Context: an optimization exercise on an open-source flow, tuned for small area and few clock cycles per item. The choices shown serve that exercise and are no tape-out recipe. In this exercise RTL edits were held to simulation tests only and were not proved equivalent to the original. Power and IR drop assume default switching activity.

==> flow/design.v <==
`default_nettype none
module skidbuffer(i_clk, i_reset,
		i_valid, o_ready, i_data,
		o_valid, i_ready, o_data);
	parameter	[0:0]	OPT_LOWPOWER = 0;
	parameter	[0:0]	OPT_OUTREG = 1;
	parameter	[0:0]	OPT_PASSTHROUGH = 0;
	parameter		DW = 8;
	input	wire			i_clk, i_reset;
	input	wire			i_valid;
	output	reg			o_ready;
	input	wire	[DW-1:0]	i_data;
	output	reg			o_valid;
	input	wire			i_ready;
	output	reg	[DW-1:0]	o_data;
	reg	[DW-1:0]	r_data;
	generate if (OPT_PASSTHROUGH)
	begin
		always @(*)
			o_ready = i_ready;
		always @(*)
			o_valid = i_valid;
		always @(*)
		if (!i_valid && OPT_LOWPOWER)
			o_data = 0;
		else
			o_data = i_data;
		always @(*)
			r_data = 0;
	end else begin
		reg			r_valid;
		always @(posedge i_clk)
		if (i_reset)
			r_valid <= 0;
		else if ((i_valid && o_ready) && (o_valid && !i_ready))
			r_valid <= 1;
		else if (i_ready)
			r_valid <= 0;
		always @(posedge i_clk)
		if (OPT_LOWPOWER && i_reset)
			r_data <= 0;
		else if (OPT_LOWPOWER && (!o_valid || i_ready))
			r_data <= 0;
		else if ((!OPT_LOWPOWER || !OPT_OUTREG || i_valid) && o_ready)
			r_data <= i_data;
		always @(*)
			o_ready = !r_valid;
		if (!OPT_OUTREG)
		begin
			always @(*)
				o_valid = !i_reset && (i_valid || r_valid);
			always @(*)
			if (r_valid)
				o_data = r_data;
			else if (!OPT_LOWPOWER || i_valid)
				o_data = i_data;
			else
				o_data = 0;
		end else begin
			always @(posedge i_clk)
			if (i_reset)
				o_valid <= 0;
			else if (!o_valid || i_ready)
				o_valid <= (i_valid || r_valid);
			always @(posedge i_clk)
			if (OPT_LOWPOWER && i_reset)
				o_data <= 0;
			else if (!o_valid || i_ready)
			begin
				if (r_valid)
					o_data <= r_data;
				else if (!OPT_LOWPOWER || i_valid)
					o_data <= i_data;
				else
					o_data <= 0;
			end
		end
	end endgenerate
endmodule
`default_nettype wire
`default_nettype	none
module sfifo(i_clk, i_reset, i_wr, i_data, o_full, o_fill, i_rd, o_data, o_empty);
	parameter	BW=8;	 
	parameter 	LGFLEN=4;
	parameter [0:0]	OPT_ASYNC_READ = 1'b1;
	localparam	FLEN=(1<<LGFLEN);
	input	wire		i_clk;
	input	wire		i_reset;
	input	wire		i_wr;
	input	wire [(BW-1):0]	i_data;
	output	reg 		o_full;
	output	reg [LGFLEN:0]	o_fill;
	input	wire		i_rd;
	output	reg [(BW-1):0]	o_data;
	output	reg		o_empty;	 
	reg	[(BW-1):0]	mem[0:(FLEN-1)];
	reg	[LGFLEN:0]	wr_addr, rd_addr;
	reg	[LGFLEN-1:0]	rd_next;
	wire	w_wr = (i_wr && !o_full);
	wire	w_rd = (i_rd && !o_empty);
	always @(posedge i_clk)
	if (i_reset)
		o_fill <= 0;
	else case({ w_wr, w_rd })
	2'b01: o_fill <= o_fill - 1;
	2'b10: o_fill <= o_fill + 1;
	default: o_fill <= wr_addr - rd_addr;
	endcase
	always @(posedge i_clk)
	if (i_reset)
		o_full <= 0;
	else case({ w_wr, w_rd})
	2'b01: o_full <= 1'b0;
	2'b10: o_full <= (o_fill == { 1'b0, {(LGFLEN){1'b1}}});
	default: o_full <= (o_fill == { 1'b1, {(LGFLEN){1'b0}} });
	endcase
	always @(posedge i_clk)
	if (i_reset)
		wr_addr <= 0;
	else if (w_wr)
		wr_addr <= wr_addr + 1'b1;
	always @(posedge i_clk)
	if (w_wr)
		mem[wr_addr[(LGFLEN-1):0]] <= i_data;
	always @(posedge i_clk)
	if (i_reset)
		rd_addr <= 0;
	else if (w_rd)
		rd_addr <= rd_addr + 1;
	always @(*)
		rd_next = rd_addr[LGFLEN-1:0] + 1;
	generate if (OPT_ASYNC_READ)
	begin : ASYNCHRONOUS_READ
		always @(*)
			o_empty = (o_fill  == 0);
		always @(*)
			o_data = mem[rd_addr[LGFLEN-1:0]];
	end else begin : REGISTERED_READ
		reg		bypass_valid;
		reg [BW-1:0]	bypass_data, rd_data;
		always @(*)
			o_empty = (o_fill  == 0);
		always @(posedge i_clk)
		if (i_reset)
			bypass_valid <= 0;
		else begin
			bypass_valid <= 1'b0;
			if (!i_wr)
				bypass_valid <= 1'b0;
			else if (o_empty || (i_rd && (o_fill == 1)))
				bypass_valid <= 1'b1;
		end
		always @(posedge i_clk)
			bypass_data <= i_data;
		always @(posedge i_clk)
			rd_data <= mem[(w_rd)?rd_next : rd_addr[LGFLEN-1:0]];
		always @(*)
			o_data = (bypass_valid) ? bypass_data : rd_data;
	end endgenerate
	/*verilator lint_off UNUSED*/
	wire	[LGFLEN-1:0]	unused;
	assign	unused = rd_next;
	/*verilator lint_on UNUSED*/
endmodule
`default_nettype wire
`default_nettype none
module	aximm2s #(
		parameter	C_AXI_ADDR_WIDTH = 32,
		parameter	C_AXI_DATA_WIDTH = 32,
		parameter	C_AXI_ID_WIDTH = 1,
		localparam	C_AXIL_ADDR_WIDTH = 5,
		localparam	C_AXIL_DATA_WIDTH = 32,
		localparam	ADDRLSB = $clog2(C_AXI_DATA_WIDTH)-3,
		localparam	AXILLSB = $clog2(C_AXIL_DATA_WIDTH)-3,
		parameter [0:0]	OPT_UNALIGNED = 1'b0,
		parameter [0:0]	OPT_TLAST = 1'b0,
		parameter [7:0]	ABORT_KEY = 8'h6d,
		parameter	LGFIFO = 5,
		parameter	LGLEN  = 20,
		parameter	AXI_ID = 0
	) (
		input	wire					S_AXI_ACLK,
		input	wire					S_AXI_ARESETN,
		output	wire					S_AXIS_TVALID,
		input	wire					S_AXIS_TREADY,
		output	wire	[C_AXI_DATA_WIDTH-1:0]		S_AXIS_TDATA,
		output	wire					S_AXIS_TLAST,
		input	wire					S_AXIL_AWVALID,
		output	wire					S_AXIL_AWREADY,
		input	wire	[C_AXIL_ADDR_WIDTH-1:0]		S_AXIL_AWADDR,
		input	wire	[2:0]				S_AXIL_AWPROT,
		input	wire					S_AXIL_WVALID,
		output	wire					S_AXIL_WREADY,
		input	wire	[C_AXIL_DATA_WIDTH-1:0]		S_AXIL_WDATA,
		input	wire	[C_AXIL_DATA_WIDTH/8-1:0]	S_AXIL_WSTRB,
		output	wire					S_AXIL_BVALID,
		input	wire					S_AXIL_BREADY,
		output	wire	[1:0]				S_AXIL_BRESP,
		input	wire					S_AXIL_ARVALID,
		output	wire					S_AXIL_ARREADY,
		input	wire	[C_AXIL_ADDR_WIDTH-1:0]		S_AXIL_ARADDR,
		input	wire	[2:0]				S_AXIL_ARPROT,
		output	wire					S_AXIL_RVALID,
		input	wire					S_AXIL_RREADY,
		output	wire	[C_AXIL_DATA_WIDTH-1:0]		S_AXIL_RDATA,
		output	wire	[1:0]				S_AXIL_RRESP,
		output	wire				M_AXI_ARVALID,
		input	wire				M_AXI_ARREADY,
		output	wire	[C_AXI_ID_WIDTH-1:0]	M_AXI_ARID,
		output	wire	[C_AXI_ADDR_WIDTH-1:0]	M_AXI_ARADDR,
		output	wire	[7:0]			M_AXI_ARLEN,
		output	wire	[2:0]			M_AXI_ARSIZE,
		output	wire	[1:0]			M_AXI_ARBURST,
		output	wire				M_AXI_ARLOCK,
		output	wire	[3:0]			M_AXI_ARCACHE,
		output	wire	[2:0]			M_AXI_ARPROT,
		output	wire	[3:0]			M_AXI_ARQOS,
		input	wire				M_AXI_RVALID,
		output	wire				M_AXI_RREADY,
		input	wire	[C_AXI_DATA_WIDTH-1:0]	M_AXI_RDATA,
		input	wire				M_AXI_RLAST,
		input	wire	[C_AXI_ID_WIDTH-1:0]	M_AXI_RID,
		input	wire	[1:0]			M_AXI_RRESP,
		output	reg				o_int
	);
	localparam [2:0]	CMD_CONTROL   = 3'b000,
				CMD_UNUSED_1  = 3'b001,
				CMD_ADDRLO    = 3'b010,
				CMD_ADDRHI    = 3'b011,
				CMD_UNUSED_2  = 3'b100,
				CMD_UNUSED_3  = 3'b101,
				CMD_LENLO     = 3'b110,
				CMD_LENHI     = 3'b111;
	localparam		CBIT_BUSY	= 31,
				CBIT_ERR	= 30,
				CBIT_COMPLETE	= 29,
				CBIT_CONTINUOUS	= 28,
				CBIT_INCREMENT	= 27;
	localparam	LGMAXBURST=(LGFIFO > 8) ? 8 : LGFIFO-1;
	localparam	LGMAX_FIXED_BURST = 4,
			MAX_FIXED_BURST = 16;
	localparam	LGLENW  = LGLEN  - ($clog2(C_AXI_DATA_WIDTH)-3),
			LGLENWA = LGLENW + (OPT_UNALIGNED ? 1:0);
	localparam	LGFIFOB = LGFIFO + ($clog2(C_AXI_DATA_WIDTH)-3);
	localparam [ADDRLSB-1:0] LSBZEROS = 0;
	wire	i_clk   =  S_AXI_ACLK;
	wire	i_reset = !S_AXI_ARESETN;
	reg	r_busy, r_err, r_complete, r_continuous, r_increment,
		cmd_abort, zero_length,
		w_cmd_start, w_complete, w_cmd_abort;
	reg				axi_abort_pending;
	reg	[LGLENWA-1:0]		ar_requests_remaining,
					ar_bursts_outstanding;
	reg	[LGMAXBURST:0]		r_max_burst;
	reg	[C_AXI_ADDR_WIDTH-1:0]	axi_raddr;
	reg	[C_AXI_ADDR_WIDTH-1:0]	cmd_addr;
	reg	[LGLENW-1:0]		cmd_length_w;
	reg	[LGLENWA-1:0]		cmd_length_aligned_w;
	reg				unaligned_cmd_addr;
	wire				reset_fifo, write_to_fifo,
					read_from_fifo;
	wire	[C_AXI_DATA_WIDTH-1:0]	write_data;
	wire	[LGFIFO:0]		fifo_fill;
	wire				fifo_full, fifo_empty;
	wire				awskd_valid, axil_write_ready;
	wire	[C_AXIL_ADDR_WIDTH-AXILLSB-1:0]	awskd_addr;
	wire				wskd_valid;
	wire	[C_AXIL_DATA_WIDTH-1:0]	wskd_data;
	wire [C_AXIL_DATA_WIDTH/8-1:0]	wskd_strb;
	reg				axil_bvalid;
	wire				arskd_valid, axil_read_ready;
	wire	[C_AXIL_ADDR_WIDTH-AXILLSB-1:0]	arskd_addr;
	reg	[C_AXIL_DATA_WIDTH-1:0]	axil_read_data;
	reg				axil_read_valid;
	reg	[C_AXIL_DATA_WIDTH-1:0]	w_status_word;
	reg	[2*C_AXIL_DATA_WIDTH-1:0]	wide_address, wide_length,
					new_wideaddr, new_widelen;
	wire	[C_AXIL_DATA_WIDTH-1:0]	new_cmdaddrlo, new_cmdaddrhi,
					new_lengthlo, new_lengthhi;
	reg				axi_arvalid;
	reg	[C_AXI_ADDR_WIDTH-1:0]	axi_araddr;
	reg	[7:0]			axi_arlen;
	reg	[1:0]			axi_arburst;
	reg				ar_none_remaining,
					ar_none_outstanding,
					phantom_start, start_burst;
	wire				partial_burst_requested;
	reg	[LGMAXBURST-1:0]	addralign;
	reg	[LGFIFO:0]		rd_uncommitted;
	reg				w_increment;
	reg	[LGMAXBURST:0]		initial_burstlen;
	reg	[LGLENWA-1:0]		rd_reads_remaining;
	reg				rd_none_remaining,
					rd_last_remaining;
	wire				realign_last_valid;
	skidbuffer #(.OPT_OUTREG(0), .DW(C_AXIL_ADDR_WIDTH-AXILLSB))
	axilawskid(
		.i_clk(S_AXI_ACLK), .i_reset(i_reset),
		.i_valid(S_AXIL_AWVALID), .o_ready(S_AXIL_AWREADY),
		.i_data(S_AXIL_AWADDR[C_AXIL_ADDR_WIDTH-1:AXILLSB]),
		.o_valid(awskd_valid), .i_ready(axil_write_ready),
		.o_data(awskd_addr));
	skidbuffer #(.OPT_OUTREG(0), .DW(C_AXIL_DATA_WIDTH+C_AXIL_DATA_WIDTH/8))
	axilwskid(
		.i_clk(S_AXI_ACLK), .i_reset(i_reset),
		.i_valid(S_AXIL_WVALID), .o_ready(S_AXIL_WREADY),
		.i_data({ S_AXIL_WDATA, S_AXIL_WSTRB }),
		.o_valid(wskd_valid), .i_ready(axil_write_ready),
		.o_data({ wskd_data, wskd_strb }));
	assign	axil_write_ready = awskd_valid && wskd_valid
			&& (!S_AXIL_BVALID || S_AXIL_BREADY);
	always @(posedge i_clk)
	if (i_reset)
		axil_bvalid <= 0;
	else if (axil_write_ready)
		axil_bvalid <= 1;
	else if (S_AXIL_BREADY)
		axil_bvalid <= 0;
	assign	S_AXIL_BVALID = axil_bvalid;
	assign	S_AXIL_BRESP = 2'b00;
	skidbuffer #(.OPT_OUTREG(0), .DW(C_AXIL_ADDR_WIDTH-AXILLSB))
	axilarskid(
		.i_clk(S_AXI_ACLK), .i_reset(i_reset),
		.i_valid(S_AXIL_ARVALID), .o_ready(S_AXIL_ARREADY),
		.i_data(S_AXIL_ARADDR[C_AXIL_ADDR_WIDTH-1:AXILLSB]),
		.o_valid(arskd_valid), .i_ready(axil_read_ready),
		.o_data(arskd_addr));
	assign	axil_read_ready = arskd_valid
				&& (!axil_read_valid || S_AXIL_RREADY);
	always @(posedge i_clk)
	if (i_reset)
		axil_read_valid <= 1'b0;
	else if (axil_read_ready)
		axil_read_valid <= 1'b1;
	else if (S_AXIL_RREADY)
		axil_read_valid <= 1'b0;
	assign	S_AXIL_RVALID = axil_read_valid;
	assign	S_AXIL_RDATA  = axil_read_data;
	assign	S_AXIL_RRESP = 2'b00;
	always @(*)
	begin
		w_cmd_abort = 0;
		w_cmd_abort = (axil_write_ready && awskd_addr == CMD_CONTROL)
			&& (wskd_strb[3] && wskd_data[31:24] == ABORT_KEY);
		if (!r_busy)
			w_cmd_abort = 0;
	end
	always @(posedge i_clk)
	if (i_reset)
		cmd_abort <= 0;
	else
		cmd_abort <= (cmd_abort && r_busy)||w_cmd_abort;
	always @(*)
	if (r_busy)
		w_cmd_start = 0;
	else begin
		w_cmd_start = 0;
		if ((axil_write_ready && awskd_addr == CMD_CONTROL)
			&& (wskd_strb[3] && wskd_data[CBIT_BUSY]))
			w_cmd_start = 1;
		if (r_err && !wskd_data[CBIT_ERR])
			w_cmd_start = 0;
		if (zero_length)
			w_cmd_start = 0;
		if (OPT_UNALIGNED && unaligned_cmd_addr
				&& wskd_data[CBIT_INCREMENT])
			w_cmd_start = 0;
	end
	always @(posedge i_clk)
	if (i_reset)
	begin
		r_busy     <= 0;
		r_complete <= 0;
	end else if (!r_busy)
	begin
		if (w_cmd_start)
			r_busy <= 1'b1;
		if (axil_write_ready && awskd_addr == CMD_CONTROL)
			r_complete <= 1'b0;
	end else if (r_busy)
	begin
		if (w_complete)
		begin
			r_complete <= 1;
			r_busy <= 1'b0;
		end
	end
	always @(posedge i_clk)
	if (i_reset)
		o_int <= 0;
	else
		o_int <= (r_busy && w_complete);
	always @(posedge i_clk)
	if (i_reset)
		r_err <= 0;
	else if (!r_busy)
	begin
		if (axil_write_ready && awskd_addr == CMD_CONTROL)
		begin
			if (!w_cmd_abort)
				r_err <= r_err && (!wskd_strb[3] || !wskd_data[CBIT_ERR]);
			if (wskd_strb[3] && wskd_data[CBIT_BUSY]
				&& wskd_data[CBIT_INCREMENT]
				&& (OPT_UNALIGNED && unaligned_cmd_addr))
				r_err <= 1'b1;
		end
	end else  
	begin
		if (M_AXI_RVALID && M_AXI_RREADY && M_AXI_RRESP[1])
			r_err <= 1'b1;
	end
	always @(posedge i_clk)
	if (i_reset)
		r_continuous <= 0;
	else begin
		if (!r_busy && axil_write_ready && awskd_addr == CMD_CONTROL
			&& !w_cmd_abort)
			r_continuous <= wskd_strb[3] && wskd_data[CBIT_CONTINUOUS];
	end
	always @(*)
	begin
		wide_address = 0;
		wide_address[C_AXI_ADDR_WIDTH-1:0] = cmd_addr;
		if (!OPT_UNALIGNED)
			wide_address[ADDRLSB-1:0] = 0;
		wide_length  = 0;
		wide_length[ADDRLSB +: LGLENW] = cmd_length_w;
	end
	assign	new_cmdaddrlo = apply_wstrb(
			wide_address[C_AXIL_DATA_WIDTH-1:0],
			wskd_data, wskd_strb);
	assign	new_cmdaddrhi = apply_wstrb(
			wide_address[2*C_AXIL_DATA_WIDTH-1:C_AXIL_DATA_WIDTH],
			wskd_data, wskd_strb);
	assign	new_lengthlo = apply_wstrb(
			wide_length[C_AXIL_DATA_WIDTH-1:0],
			wskd_data, wskd_strb);
	assign	new_lengthhi = apply_wstrb(
			wide_length[2*C_AXIL_DATA_WIDTH-1:C_AXIL_DATA_WIDTH],
			wskd_data, wskd_strb);
	always @(*)
	begin
		new_wideaddr = wide_address;
		if (awskd_addr == CMD_ADDRLO)
			new_wideaddr[C_AXIL_DATA_WIDTH-1:0] = new_cmdaddrlo;
		if (awskd_addr == CMD_ADDRHI)
			new_wideaddr[2*C_AXIL_DATA_WIDTH-1:C_AXIL_DATA_WIDTH] = new_cmdaddrhi;
		if (!OPT_UNALIGNED)
			new_wideaddr[ADDRLSB-1:0] = 0;
		new_wideaddr[2*C_AXIL_DATA_WIDTH-1:C_AXI_ADDR_WIDTH] = 0;
		new_widelen = wide_length;
		if (awskd_addr == CMD_LENLO)
			new_widelen[C_AXIL_DATA_WIDTH-1:0] = new_lengthlo;
		if (awskd_addr == CMD_LENHI)
			new_widelen[2*C_AXIL_DATA_WIDTH-1:C_AXIL_DATA_WIDTH] = new_lengthhi;
		new_widelen[ADDRLSB-1:0] = 0;
		new_widelen[2*C_AXIL_DATA_WIDTH-1:ADDRLSB+LGLENW] = 0;
	end
	always @(posedge i_clk)
	if (i_reset)
	begin
		r_increment <= 1'b1;
		cmd_addr      <= 0;
		cmd_length_w  <= 0;
		cmd_length_aligned_w  <= 0;
		zero_length   <= 1;
		unaligned_cmd_addr <= 1'b0;
	end else if (axil_write_ready && !r_busy)
	begin
		case(awskd_addr)
		CMD_CONTROL:
			r_increment <= !wskd_data[CBIT_INCREMENT];
		CMD_ADDRLO: begin
			cmd_addr <= new_wideaddr[C_AXI_ADDR_WIDTH-1:0];
			unaligned_cmd_addr <= |new_wideaddr[ADDRLSB-1:0];
			if (!OPT_UNALIGNED)
				unaligned_cmd_addr <= 1'b0;
			else
				cmd_length_aligned_w <= cmd_length_w
					+ (|new_wideaddr[ADDRLSB-1:0] ? 1:0);
			end
		CMD_ADDRHI: if (C_AXI_ADDR_WIDTH > C_AXIL_DATA_WIDTH)
			begin
			cmd_addr <= new_wideaddr[C_AXI_ADDR_WIDTH-1:0];
			end
		CMD_LENLO: begin
			cmd_length_w <= new_widelen[ADDRLSB +: LGLENW];
			zero_length <= (new_widelen[ADDRLSB +: LGLENW] == 0);
			cmd_length_aligned_w <= new_widelen[ADDRLSB +: LGLENW]
				+ (unaligned_cmd_addr ? 1:0);
			end
		CMD_LENHI: begin
			cmd_length_w <= new_widelen[ADDRLSB +: LGLENW];
			zero_length <= (new_widelen[ADDRLSB +: LGLENW] == 0);
			cmd_length_aligned_w <= new_widelen[ADDRLSB +: LGLENW]
				+ (unaligned_cmd_addr ? 1:0);
			end
		default: begin end
		endcase
	end else if(r_busy && r_continuous && !axi_abort_pending && r_increment)
		cmd_addr <= axi_raddr
			+ ((M_AXI_RVALID && !M_AXI_RRESP[1]
				&& (!unaligned_cmd_addr || realign_last_valid))
				? (1<<ADDRLSB) : 0);
	always @(*)
	begin
		w_status_word = 0;
		w_status_word[CBIT_BUSY]	= r_busy;
		w_status_word[CBIT_ERR]		= r_err;
		w_status_word[CBIT_COMPLETE]	= r_complete;
		w_status_word[CBIT_CONTINUOUS]	= r_continuous;
		w_status_word[CBIT_INCREMENT]	= !r_increment;
		w_status_word[20:16] = LGFIFO;
	end
	always @(posedge i_clk)
	if (!axil_read_valid || S_AXIL_RREADY)
	begin
		axil_read_data <= 0;
		case(arskd_addr)
		CMD_CONTROL:	axil_read_data <= w_status_word;
		CMD_ADDRLO:	axil_read_data <= wide_address[C_AXIL_DATA_WIDTH-1:0];
		CMD_ADDRHI:	axil_read_data <= wide_address[2*C_AXIL_DATA_WIDTH-1:C_AXIL_DATA_WIDTH];
		CMD_LENLO:	axil_read_data <= wide_length[C_AXIL_DATA_WIDTH-1:0];
		CMD_LENHI:	axil_read_data <= wide_length[2*C_AXIL_DATA_WIDTH-1:C_AXIL_DATA_WIDTH];
		default		axil_read_data <= 0;
		endcase
	end
	function [C_AXIL_DATA_WIDTH-1:0]	apply_wstrb;
		input	[C_AXIL_DATA_WIDTH-1:0]		prior_data;
		input	[C_AXIL_DATA_WIDTH-1:0]		new_data;
		input	[C_AXIL_DATA_WIDTH/8-1:0]	wstrb;
		integer	k;
		for(k=0; k<C_AXIL_DATA_WIDTH/8; k=k+1)
		begin
			apply_wstrb[k*8 +: 8]
				= wstrb[k] ? new_data[k*8 +: 8] : prior_data[k*8 +: 8];
		end
	endfunction
	assign	reset_fifo = i_reset || (!r_busy && (!r_continuous || r_err));
	generate if (OPT_UNALIGNED)
	begin : REALIGN_DATA
		reg				r_write_to_fifo;
		reg	[C_AXI_DATA_WIDTH-1:0]	last_data,
						r_write_data;
		reg	[ADDRLSB-1:0]		corollary_shift;
		reg				last_valid;
		reg	[ADDRLSB-1:0]		realignment;
		always @(*)
			realignment = cmd_addr[ADDRLSB-1:0];
		always @(posedge S_AXI_ACLK)
		if (reset_fifo || !unaligned_cmd_addr)
			last_data <= 0;
		else if (M_AXI_RVALID && M_AXI_RREADY)
			last_data <= M_AXI_RDATA >> (realignment * 8);
		always @(posedge S_AXI_ACLK)
		if (reset_fifo)
			last_valid <= 0;
		else if (M_AXI_RVALID && M_AXI_RREADY)
			last_valid <= 1'b1;
		else if (!r_busy)
			last_valid <= 1'b0;
		assign	realign_last_valid = last_valid;
		always @(*)
			corollary_shift = -realignment*8;
		always @(posedge S_AXI_ACLK)
		if (M_AXI_RVALID && M_AXI_RREADY)
			r_write_data <= (M_AXI_RDATA << corollary_shift)
					| last_data;
		else if (!fifo_full)
			r_write_data <= last_data;
		always @(posedge S_AXI_ACLK)
		if (reset_fifo)
			r_write_to_fifo <= 1'b0;
		else if (M_AXI_RVALID && M_AXI_RREADY)
			r_write_to_fifo <= last_valid || !unaligned_cmd_addr;
		else if (!fifo_full)
			r_write_to_fifo <= 1'b0;
		assign	write_to_fifo = r_write_to_fifo;
		assign	write_data = r_write_data;
	end else begin : ALIGNED_DATA
		assign	write_to_fifo  = M_AXI_RVALID && M_AXI_RREADY;
		assign	write_data = M_AXI_RDATA;
		assign	realign_last_valid = 0;
	end endgenerate
	assign	read_from_fifo = S_AXIS_TVALID && S_AXIS_TREADY;
	assign	S_AXIS_TVALID  = !fifo_empty;
	generate if (OPT_TLAST)
	begin : FIFO_W_TLAST
		reg	pre_tlast;
		wire	tlast;
		always @(*)
			pre_tlast = rd_last_remaining;
		if (OPT_UNALIGNED)
		begin
			reg	r_tlast;
			always @(posedge i_clk)
				r_tlast <= pre_tlast;
			assign	tlast = r_tlast;
		end else begin
			assign	tlast = pre_tlast;
		end
		sfifo #(.BW(C_AXI_DATA_WIDTH+1), .LGFLEN(LGFIFO))
		sfifo(i_clk, reset_fifo,
			write_to_fifo, { tlast, write_data }, fifo_full, fifo_fill,
			read_from_fifo, { S_AXIS_TLAST, S_AXIS_TDATA }, fifo_empty);
	end else begin : NO_TLAST_FIFO
		sfifo #(.BW(C_AXI_DATA_WIDTH), .LGFLEN(LGFIFO))
		sfifo(i_clk, reset_fifo,
			write_to_fifo, write_data, fifo_full, fifo_fill,
			read_from_fifo, S_AXIS_TDATA, fifo_empty);
		assign	S_AXIS_TLAST = 1'b1;
	end endgenerate
	always @(posedge i_clk)
	if (!r_busy)
	begin
		ar_requests_remaining <= cmd_length_aligned_w;
		ar_none_remaining     <= zero_length;
	end else if (cmd_abort || axi_abort_pending)
	begin
		ar_requests_remaining <= 0;
		ar_none_remaining <= 1;
	end else if (phantom_start)
	begin
		/*verilator lint_off WIDTH*/
		ar_requests_remaining
			<= ar_requests_remaining - (M_AXI_ARLEN + 1);
		ar_none_remaining <= (ar_requests_remaining == (M_AXI_ARLEN+1));
		/*verilator lint_on WIDTH*/
	end
	always @(*)
		addralign = 1+(~cmd_addr[ADDRLSB +: LGMAXBURST]);
	always @(*)
		w_increment = !wskd_data[CBIT_INCREMENT];
	always @(*)
	begin
		initial_burstlen = (1<<LGMAXBURST);
		if (!w_increment)
		begin
			if (LGMAXBURST <= LGMAX_FIXED_BURST)
				initial_burstlen = (1<<LGMAXBURST);
			else
				initial_burstlen = MAX_FIXED_BURST;
			if (cmd_length_aligned_w < { {(LGLENWA-LGMAXBURST-1){1'b0}},
						initial_burstlen })
				initial_burstlen = cmd_length_aligned_w[LGMAXBURST:0];
		end else if (cmd_length_aligned_w >= (1<<LGMAXBURST))
		begin
			if (|cmd_addr[ADDRLSB +: LGMAXBURST])
				initial_burstlen = { 1'b0, addralign };
		end else begin
			initial_burstlen = cmd_length_aligned_w[LGMAXBURST:0];
			if ((|cmd_addr[ADDRLSB +: LGMAXBURST])
				&&({{(LGLENW-LGMAXBURST){1'b0}}, addralign } < cmd_length_aligned_w))
				initial_burstlen = { 1'b0, addralign };
		end
	end
	always @(posedge i_clk)
	if (!r_busy)
	begin
		r_max_burst <= initial_burstlen;
	end else if (phantom_start)
	begin
		/*verilator lint_off WIDTH*/
		if (r_increment || LGMAXBURST <= LGMAX_FIXED_BURST)
		begin : LIMIT_BY_LGMAXBURST
			if (ar_requests_remaining < (1<<LGMAXBURST) + (M_AXI_ARLEN+1))
				r_max_burst <= ar_requests_remaining[8:0] - (M_AXI_ARLEN+1);
			else
				r_max_burst <= (1<<LGMAXBURST);
		end else begin : LIMIT_BY_SIXTEEN
			if (ar_requests_remaining < MAX_FIXED_BURST + (M_AXI_ARLEN+1))
				r_max_burst <= ar_requests_remaining[8:0] - (M_AXI_ARLEN+1);
			else
				r_max_burst <= MAX_FIXED_BURST;
		end
		/*verilator lint_on WIDTH*/
	end
	always @(posedge i_clk)
	if (i_reset)
	begin
		ar_bursts_outstanding <= 0;
		ar_none_outstanding <= 1;
	end else case ({ phantom_start,
				M_AXI_RVALID && M_AXI_RREADY && M_AXI_RLAST })
	2'b01:	begin
			ar_bursts_outstanding <=  ar_bursts_outstanding - 1;
			ar_none_outstanding   <= (ar_bursts_outstanding == 1);
		end
	2'b10:	begin
		ar_bursts_outstanding <= ar_bursts_outstanding + 1;
		ar_none_outstanding <= 0;
		end
	default: begin end
	endcase
	always @(posedge  i_clk)
	if (!r_busy)
	begin
		rd_reads_remaining <= cmd_length_aligned_w;
		rd_last_remaining  <= (cmd_length_aligned_w == 1);
		rd_none_remaining  <= (cmd_length_aligned_w == 0);
	end else if (M_AXI_RVALID && M_AXI_RREADY)
	begin
		rd_reads_remaining <= rd_reads_remaining - 1;
		rd_last_remaining  <= (rd_reads_remaining == 2);
		rd_none_remaining  <= (rd_reads_remaining == 1);
	end
	always @(*)
	if (!r_busy)
		w_complete = 0;
	else if (axi_abort_pending && ar_none_outstanding && !M_AXI_ARVALID)
		w_complete = 1;
	else if (r_continuous)
		w_complete = (rd_none_remaining)||((rd_last_remaining) && M_AXI_RVALID && M_AXI_RREADY);
	else  
		w_complete = (rd_none_remaining && fifo_empty);
	always @(posedge i_clk)
	if (i_reset || !r_busy)
		axi_abort_pending <= 0;
	else begin
		if (M_AXI_RVALID && M_AXI_RREADY && M_AXI_RRESP[1])
			axi_abort_pending <= 1;
		if (cmd_abort)
			axi_abort_pending <= 1;
	end
	generate if (OPT_UNALIGNED)
	begin : GEN_PARTIAL_BURST
		reg	r_partial_burst_requested;
		always @(posedge i_clk)
		if (!r_busy)
			r_partial_burst_requested <= !unaligned_cmd_addr;
		else if (phantom_start)
			r_partial_burst_requested <= 1'b1;
		assign	partial_burst_requested = r_partial_burst_requested;
	end else begin : GEN_NO_PARTIAL_BURST
		assign	partial_burst_requested = 1'b1;
	end endgenerate
	always @(posedge i_clk)
	if (reset_fifo)
	begin
		rd_uncommitted <= (1<<LGFIFO);
	end else case ({ phantom_start,
			S_AXIS_TVALID && S_AXIS_TREADY })
	2'b00: begin end
	2'b01: begin
		rd_uncommitted <= rd_uncommitted + 1;
		end
	2'b10: begin
		/*verilator lint_off WIDTH*/
		rd_uncommitted <= rd_uncommitted - (M_AXI_ARLEN + 1)
			+ (partial_burst_requested ? 0 :1);
		end
	2'b11: begin
		rd_uncommitted <= rd_uncommitted - (M_AXI_ARLEN)
			+ (partial_burst_requested ? 0 :1);
		/*verilator lint_on WIDTH*/
		end
	endcase
	always @(posedge i_clk)
	begin
		if (!r_busy)
			axi_raddr <= cmd_addr;
		else if (axi_abort_pending || !r_increment)
			axi_raddr <= axi_raddr;
		else begin
			if (M_AXI_RVALID && M_AXI_RREADY && !M_AXI_RRESP[1]
				&& (!unaligned_cmd_addr || realign_last_valid))
				axi_raddr <= axi_raddr + (1<<ADDRLSB);
		end
		if (!OPT_UNALIGNED)
			axi_raddr[ADDRLSB-1:0] <= 0;
	end
	always @(*)
	begin
		start_burst = !ar_none_remaining;
		if (rd_uncommitted< {{(LGFIFO-LGMAXBURST){1'b0}}, r_max_burst})
			start_burst = 0;
		if (phantom_start)
			start_burst = 0;
		if (M_AXI_ARVALID && !M_AXI_ARREADY)
			start_burst = 0;
		if (!r_busy || cmd_abort || axi_abort_pending)
			start_burst  = 0;
	end
	always @(posedge i_clk)
	if (i_reset)
		phantom_start <= 0;
	else
		phantom_start <= start_burst;
	wire	[8:0]	r_max_burst_ext;
	assign	r_max_burst_ext = { {(8-LGMAXBURST){1'b0}}, r_max_burst };
	always @(posedge i_clk)
	if (!M_AXI_ARVALID || M_AXI_ARREADY)
	begin
		if (!r_busy)
			axi_araddr <= cmd_addr;
		else if (M_AXI_ARVALID && r_increment)
		begin
			/*verilator lint_off WIDTH*/
			axi_araddr[C_AXI_ADDR_WIDTH-1:ADDRLSB]
				<= axi_araddr[C_AXI_ADDR_WIDTH-1:ADDRLSB]
					+ (M_AXI_ARLEN + 1);
			/*verilator lint_on WIDTH*/
			axi_araddr[ADDRLSB-1:0] <= 0;
		end
		axi_arlen  <= r_max_burst_ext[7:0] - 8'd1;
		if (!OPT_UNALIGNED)
			axi_araddr[ADDRLSB-1:0] <= 0;
	end
	always @(posedge i_clk)
	if (i_reset)
		axi_arvalid <= 0;
	else if (!M_AXI_ARVALID || M_AXI_ARREADY)
		axi_arvalid <= start_burst;
	always @(posedge i_clk)
	if (!r_busy)
		axi_arburst <= (w_increment) ? 2'b01 : 2'b00;
	assign	M_AXI_ARVALID= axi_arvalid;
	assign	M_AXI_ARID   = AXI_ID;
	assign	M_AXI_ARADDR = axi_araddr;
	assign	M_AXI_ARLEN  = axi_arlen;
	/*verilator lint_off WIDTH*/
	assign	M_AXI_ARSIZE = $clog2(C_AXI_DATA_WIDTH)-3;
	/*verilator lint_on WIDTH*/
	assign	M_AXI_ARBURST= axi_arburst;
	assign	M_AXI_ARLOCK = 0;
	assign	M_AXI_ARCACHE= 0;
	assign	M_AXI_ARPROT = 0;
	assign	M_AXI_ARQOS  = 0;
	assign	M_AXI_RREADY = 1;
	/*verilator lint_off UNUSED*/
	wire	unused;
	assign	unused = &{ 1'b0, S_AXIL_AWPROT, S_AXIL_ARPROT, M_AXI_RID,
			M_AXI_RRESP[0], fifo_full, wskd_strb[2:0], fifo_fill,
			ar_none_outstanding, S_AXIL_AWADDR[AXILLSB-1:0],
			S_AXIL_ARADDR[AXILLSB-1:0],
			new_wideaddr[2*C_AXIL_DATA_WIDTH-1:C_AXI_ADDR_WIDTH] };
	/*verilator lint_on UNUSED*/
endmodule
`default_nettype wire
==> flow/run.sh <==
#!/bin/bash
# synth_recipe.tcl (not shown) runs the flow's synth.tcl, then flattens the netlist and writes it again
# the make line also repeats each setting of config.mk as NAME=value (left out here)
make -C /OpenROAD-flow-scripts/flow DESIGN_CONFIG=/design/flow/config.mk WORK_HOME=/design/flow/orfs CLKGATE_MAP_FILE= SYNTH_SCRIPT=/design/flow/synth_recipe.tcl finish
==> flow/config.mk <==
export PLATFORM = sky130hd
export DESIGN_NAME = aximm2s
export DESIGN_NICKNAME = aximm2s
export VERILOG_FILES = /design/flow/design.v
export SDC_FILE = /design/flow/constraint.sdc
export NUM_CORES = 4
export LEC_CHECK = 0
export CAP_MARGIN = 20
export CORE_MARGIN = 2
export CORE_UTILIZATION = 40
export SLEW_MARGIN = 20
==> flow/constraint.sdc <==
create_clock -name core_clock -period 5.5 [get_ports {S_AXI_ACLK}]
set_input_delay 1.1000 -clock core_clock [delete_from_list [all_inputs] [get_ports {S_AXI_ACLK}]]
set_output_delay 1.1000 -clock core_clock [all_outputs]
set_load 0.01 [all_outputs]
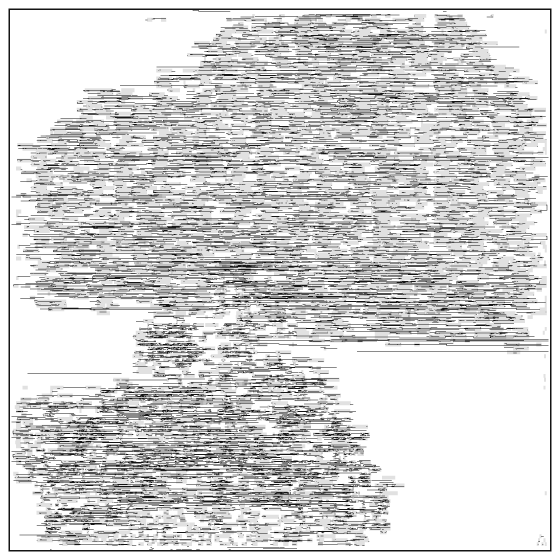
Figure 1: M1 wires.
Cells faint in the background.
main direction: horizontal
wire length on this layer: 60.7 mm
routing usage on met1: 28.2%
Total Wirelength: 138 mm
via count: 30.2k

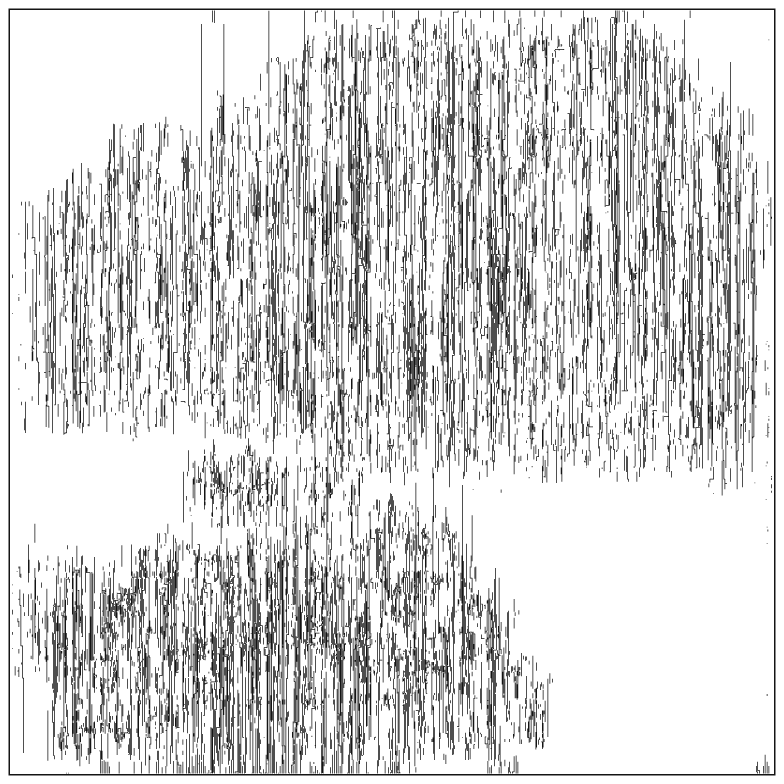
Figure 2: metal 2.
wire length on this layer: 64.2 mm
main direction: vertical
routing usage on met2: 29.9%

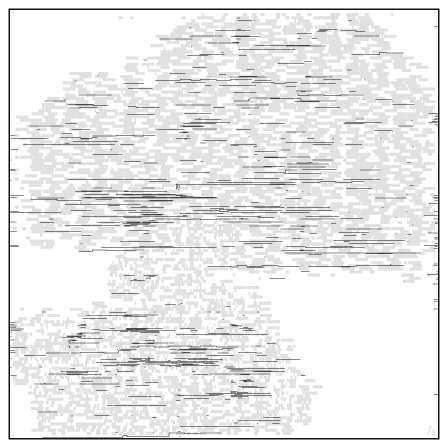
Figure 3: signal wires on met3.
Cells faint in the background.
nets with wire on the layer: 317
wire length on this layer: 9640 um
longest straight run: 120 um
share of all routed wire: 7.0%
met3 usage: 3.77%

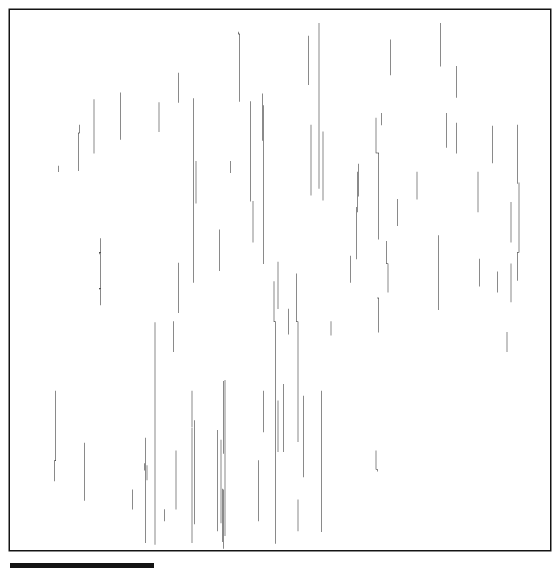
Figure 4: met4 routing.
Bar = 100 um.
share of all routed wire: 2.5%
main direction: vertical
wire length on this layer: 3370 um

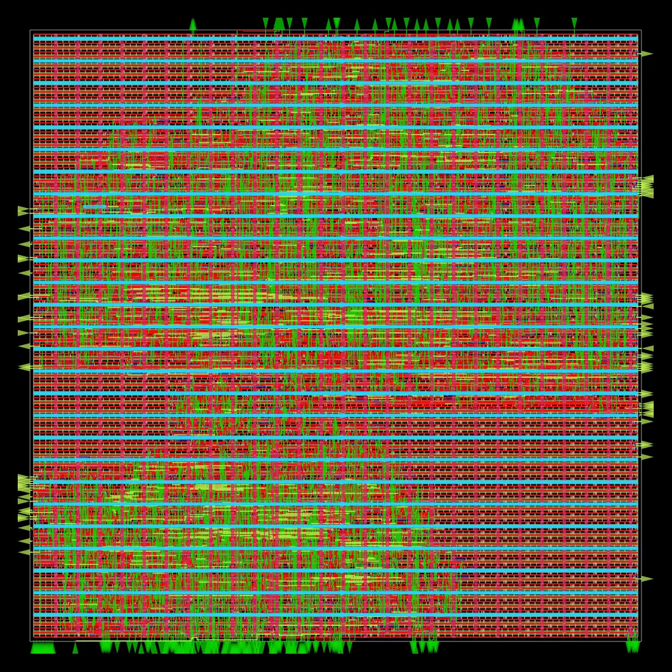
Figure 5: final layout.
die width: 375 um
die area: 141000 um2
chip height: 375 um
post-layout util: 46.8%

## worst max-delay path, cell delays in order (launching register included)
cell             delay [ps]
dfxtp_4                 940
buf_4                   380
mux4_2                  350
mux4_2                  560
mux2_2                  330
clkdlybuf4s50_1         490
## state kept, by name, indices dropped and copies added (netlist names), 30 cells and up, named ones only
register                 flops
NO_TLAST_FIFO.sfifo.mem   1024
axi_araddr                  30
axi_raddr                   30
axil_read_data              30
axilwskid.r_data            34
cmd_addr                    30
## area by class of cell
class	instances	area, um2	area share [%]
antenna	1	2.50	0.00390
clock buffer	196	3880	6.04
clock inverter	55	621	0.966
inverter	86	328	0.510
multi-input combinational	1672	16300	25.4
sequential	1318	38100	59.3
tap	1794	2240	3.49
timing repair buffer	270	2810	4.37
## cell families (layout without fill, tap and decap cells)
group / Yosys count / after routing
adder cells (fa/ha/maj): 70 / 70
buffers and inverters: 272 / 607
AND/OR/NAND/NOR: 636 / 636
XOR/XNOR: 147 / 147
multiplexers: 420 / 420
flip-flops: 1318 / 1318
other: 2 / 29
AO/OA/AOI/OAI: 371 / 371
==> impl_results.md <==
* Pint at 16.6 mW
* Grt peak-use layer: met2
* Met1 wire length at 60.7 mm
* Pin count of the biggest net entering global routing at 80
* DRC errors left at 0
* Initial antenna violation count at 4
* Share of cells above drive strength 1 at 20.2%
* Max Clk Rate at 0.202 GHz
* Post-cts hold buffer count at 0
* Synth area leaders: edfxtp_1 (63%), mux4_2 (13%), dfxtp_1 (5.6%)
* Final Cycle Share at 90.0%
* Max-cap violations at 0
* Post-Synth XOR/XNOR Area at 2.33%
* Sequential cell power at 11.0 mW
* Post-detailed-route count of antenna-violating nets at 0
* Synth Register Bits at 1318
* Clock-pin slew of the registers on the worst-case setup and hold paths at 60 ps
* Worst Hold End: ar_none_outstanding
* Status: no timing/DRC/antenna violations
* Post-synthesis cell type with the largest combined area: edfxtp_1
* Clk Latency, worst-skew pair at 770 ps
* WL met2 at 64.2 mm
* LEAKAGE at 20.7 nW
* Crit path DAT at 3850 ps
* Top FF cell, synth: edfxtp_1
* Number of port buffers at 192
* CTS resizes at 0
* Post-synth top area share at 63.4%
* HP Class: flip-flop to flip-flop
* Row count at 136
* Met3 WL post-DR at 9.64 mm
* VDD IR-drop max at 0.238 mV
* Largest fanout on the critical path at 47
* Critical setup path kind: flip-flop to primary output
* Switch share at 21.5%
* DR vias/cell at 5.60
* Setup WS post-layout at 552 ps
* Number of synthesis warnings at 4
* RR Endpoint: ar_requests_remaining[9]
* Post-Synth Adder-Cell Area at 1.65%
* Final Slew Violations at 0
* Top Layer Used: met5
Testbench counts, summed over its fixed seeds: cycles 15,114, items 11,267.

-- what the ideal ports hide --
How much do the figures lean on ideal ports? The routed layout below was timed once more, with nothing changed but the port constraints.
Step 1 (the two cells are an assumption about what drives the block):
set clk [get_ports {S_AXI_ACLK}]
set_driving_cell -lib_cell sky130_fd_sc_hd__clkbuf_16 $clk
set_driving_cell -lib_cell sky130_fd_sc_hd__buf_2 [delete_from_list [all_inputs] $clk]
Step 2 moves the port delays by t, midway between the first and last clock arrival at a register: inputs arrive t later, outputs are due t later. That takes back most of the time a late clock gives input paths.
Three values: no drivers, after step 1, after step 2; two values: the first two.
shift t [ns]: 0.831
setup slack, ns: 0.552 / 0.479 / 1.094
worst setup path at the end: input to register
worst slew at a driven data input, ns: 0.16
cell pins on the clock port's net: 1
After both steps this run still meets setup and hold. For this run, drivers alone change the setup slack by -0.073 ns; drivers and shift together by +0.542 ns.
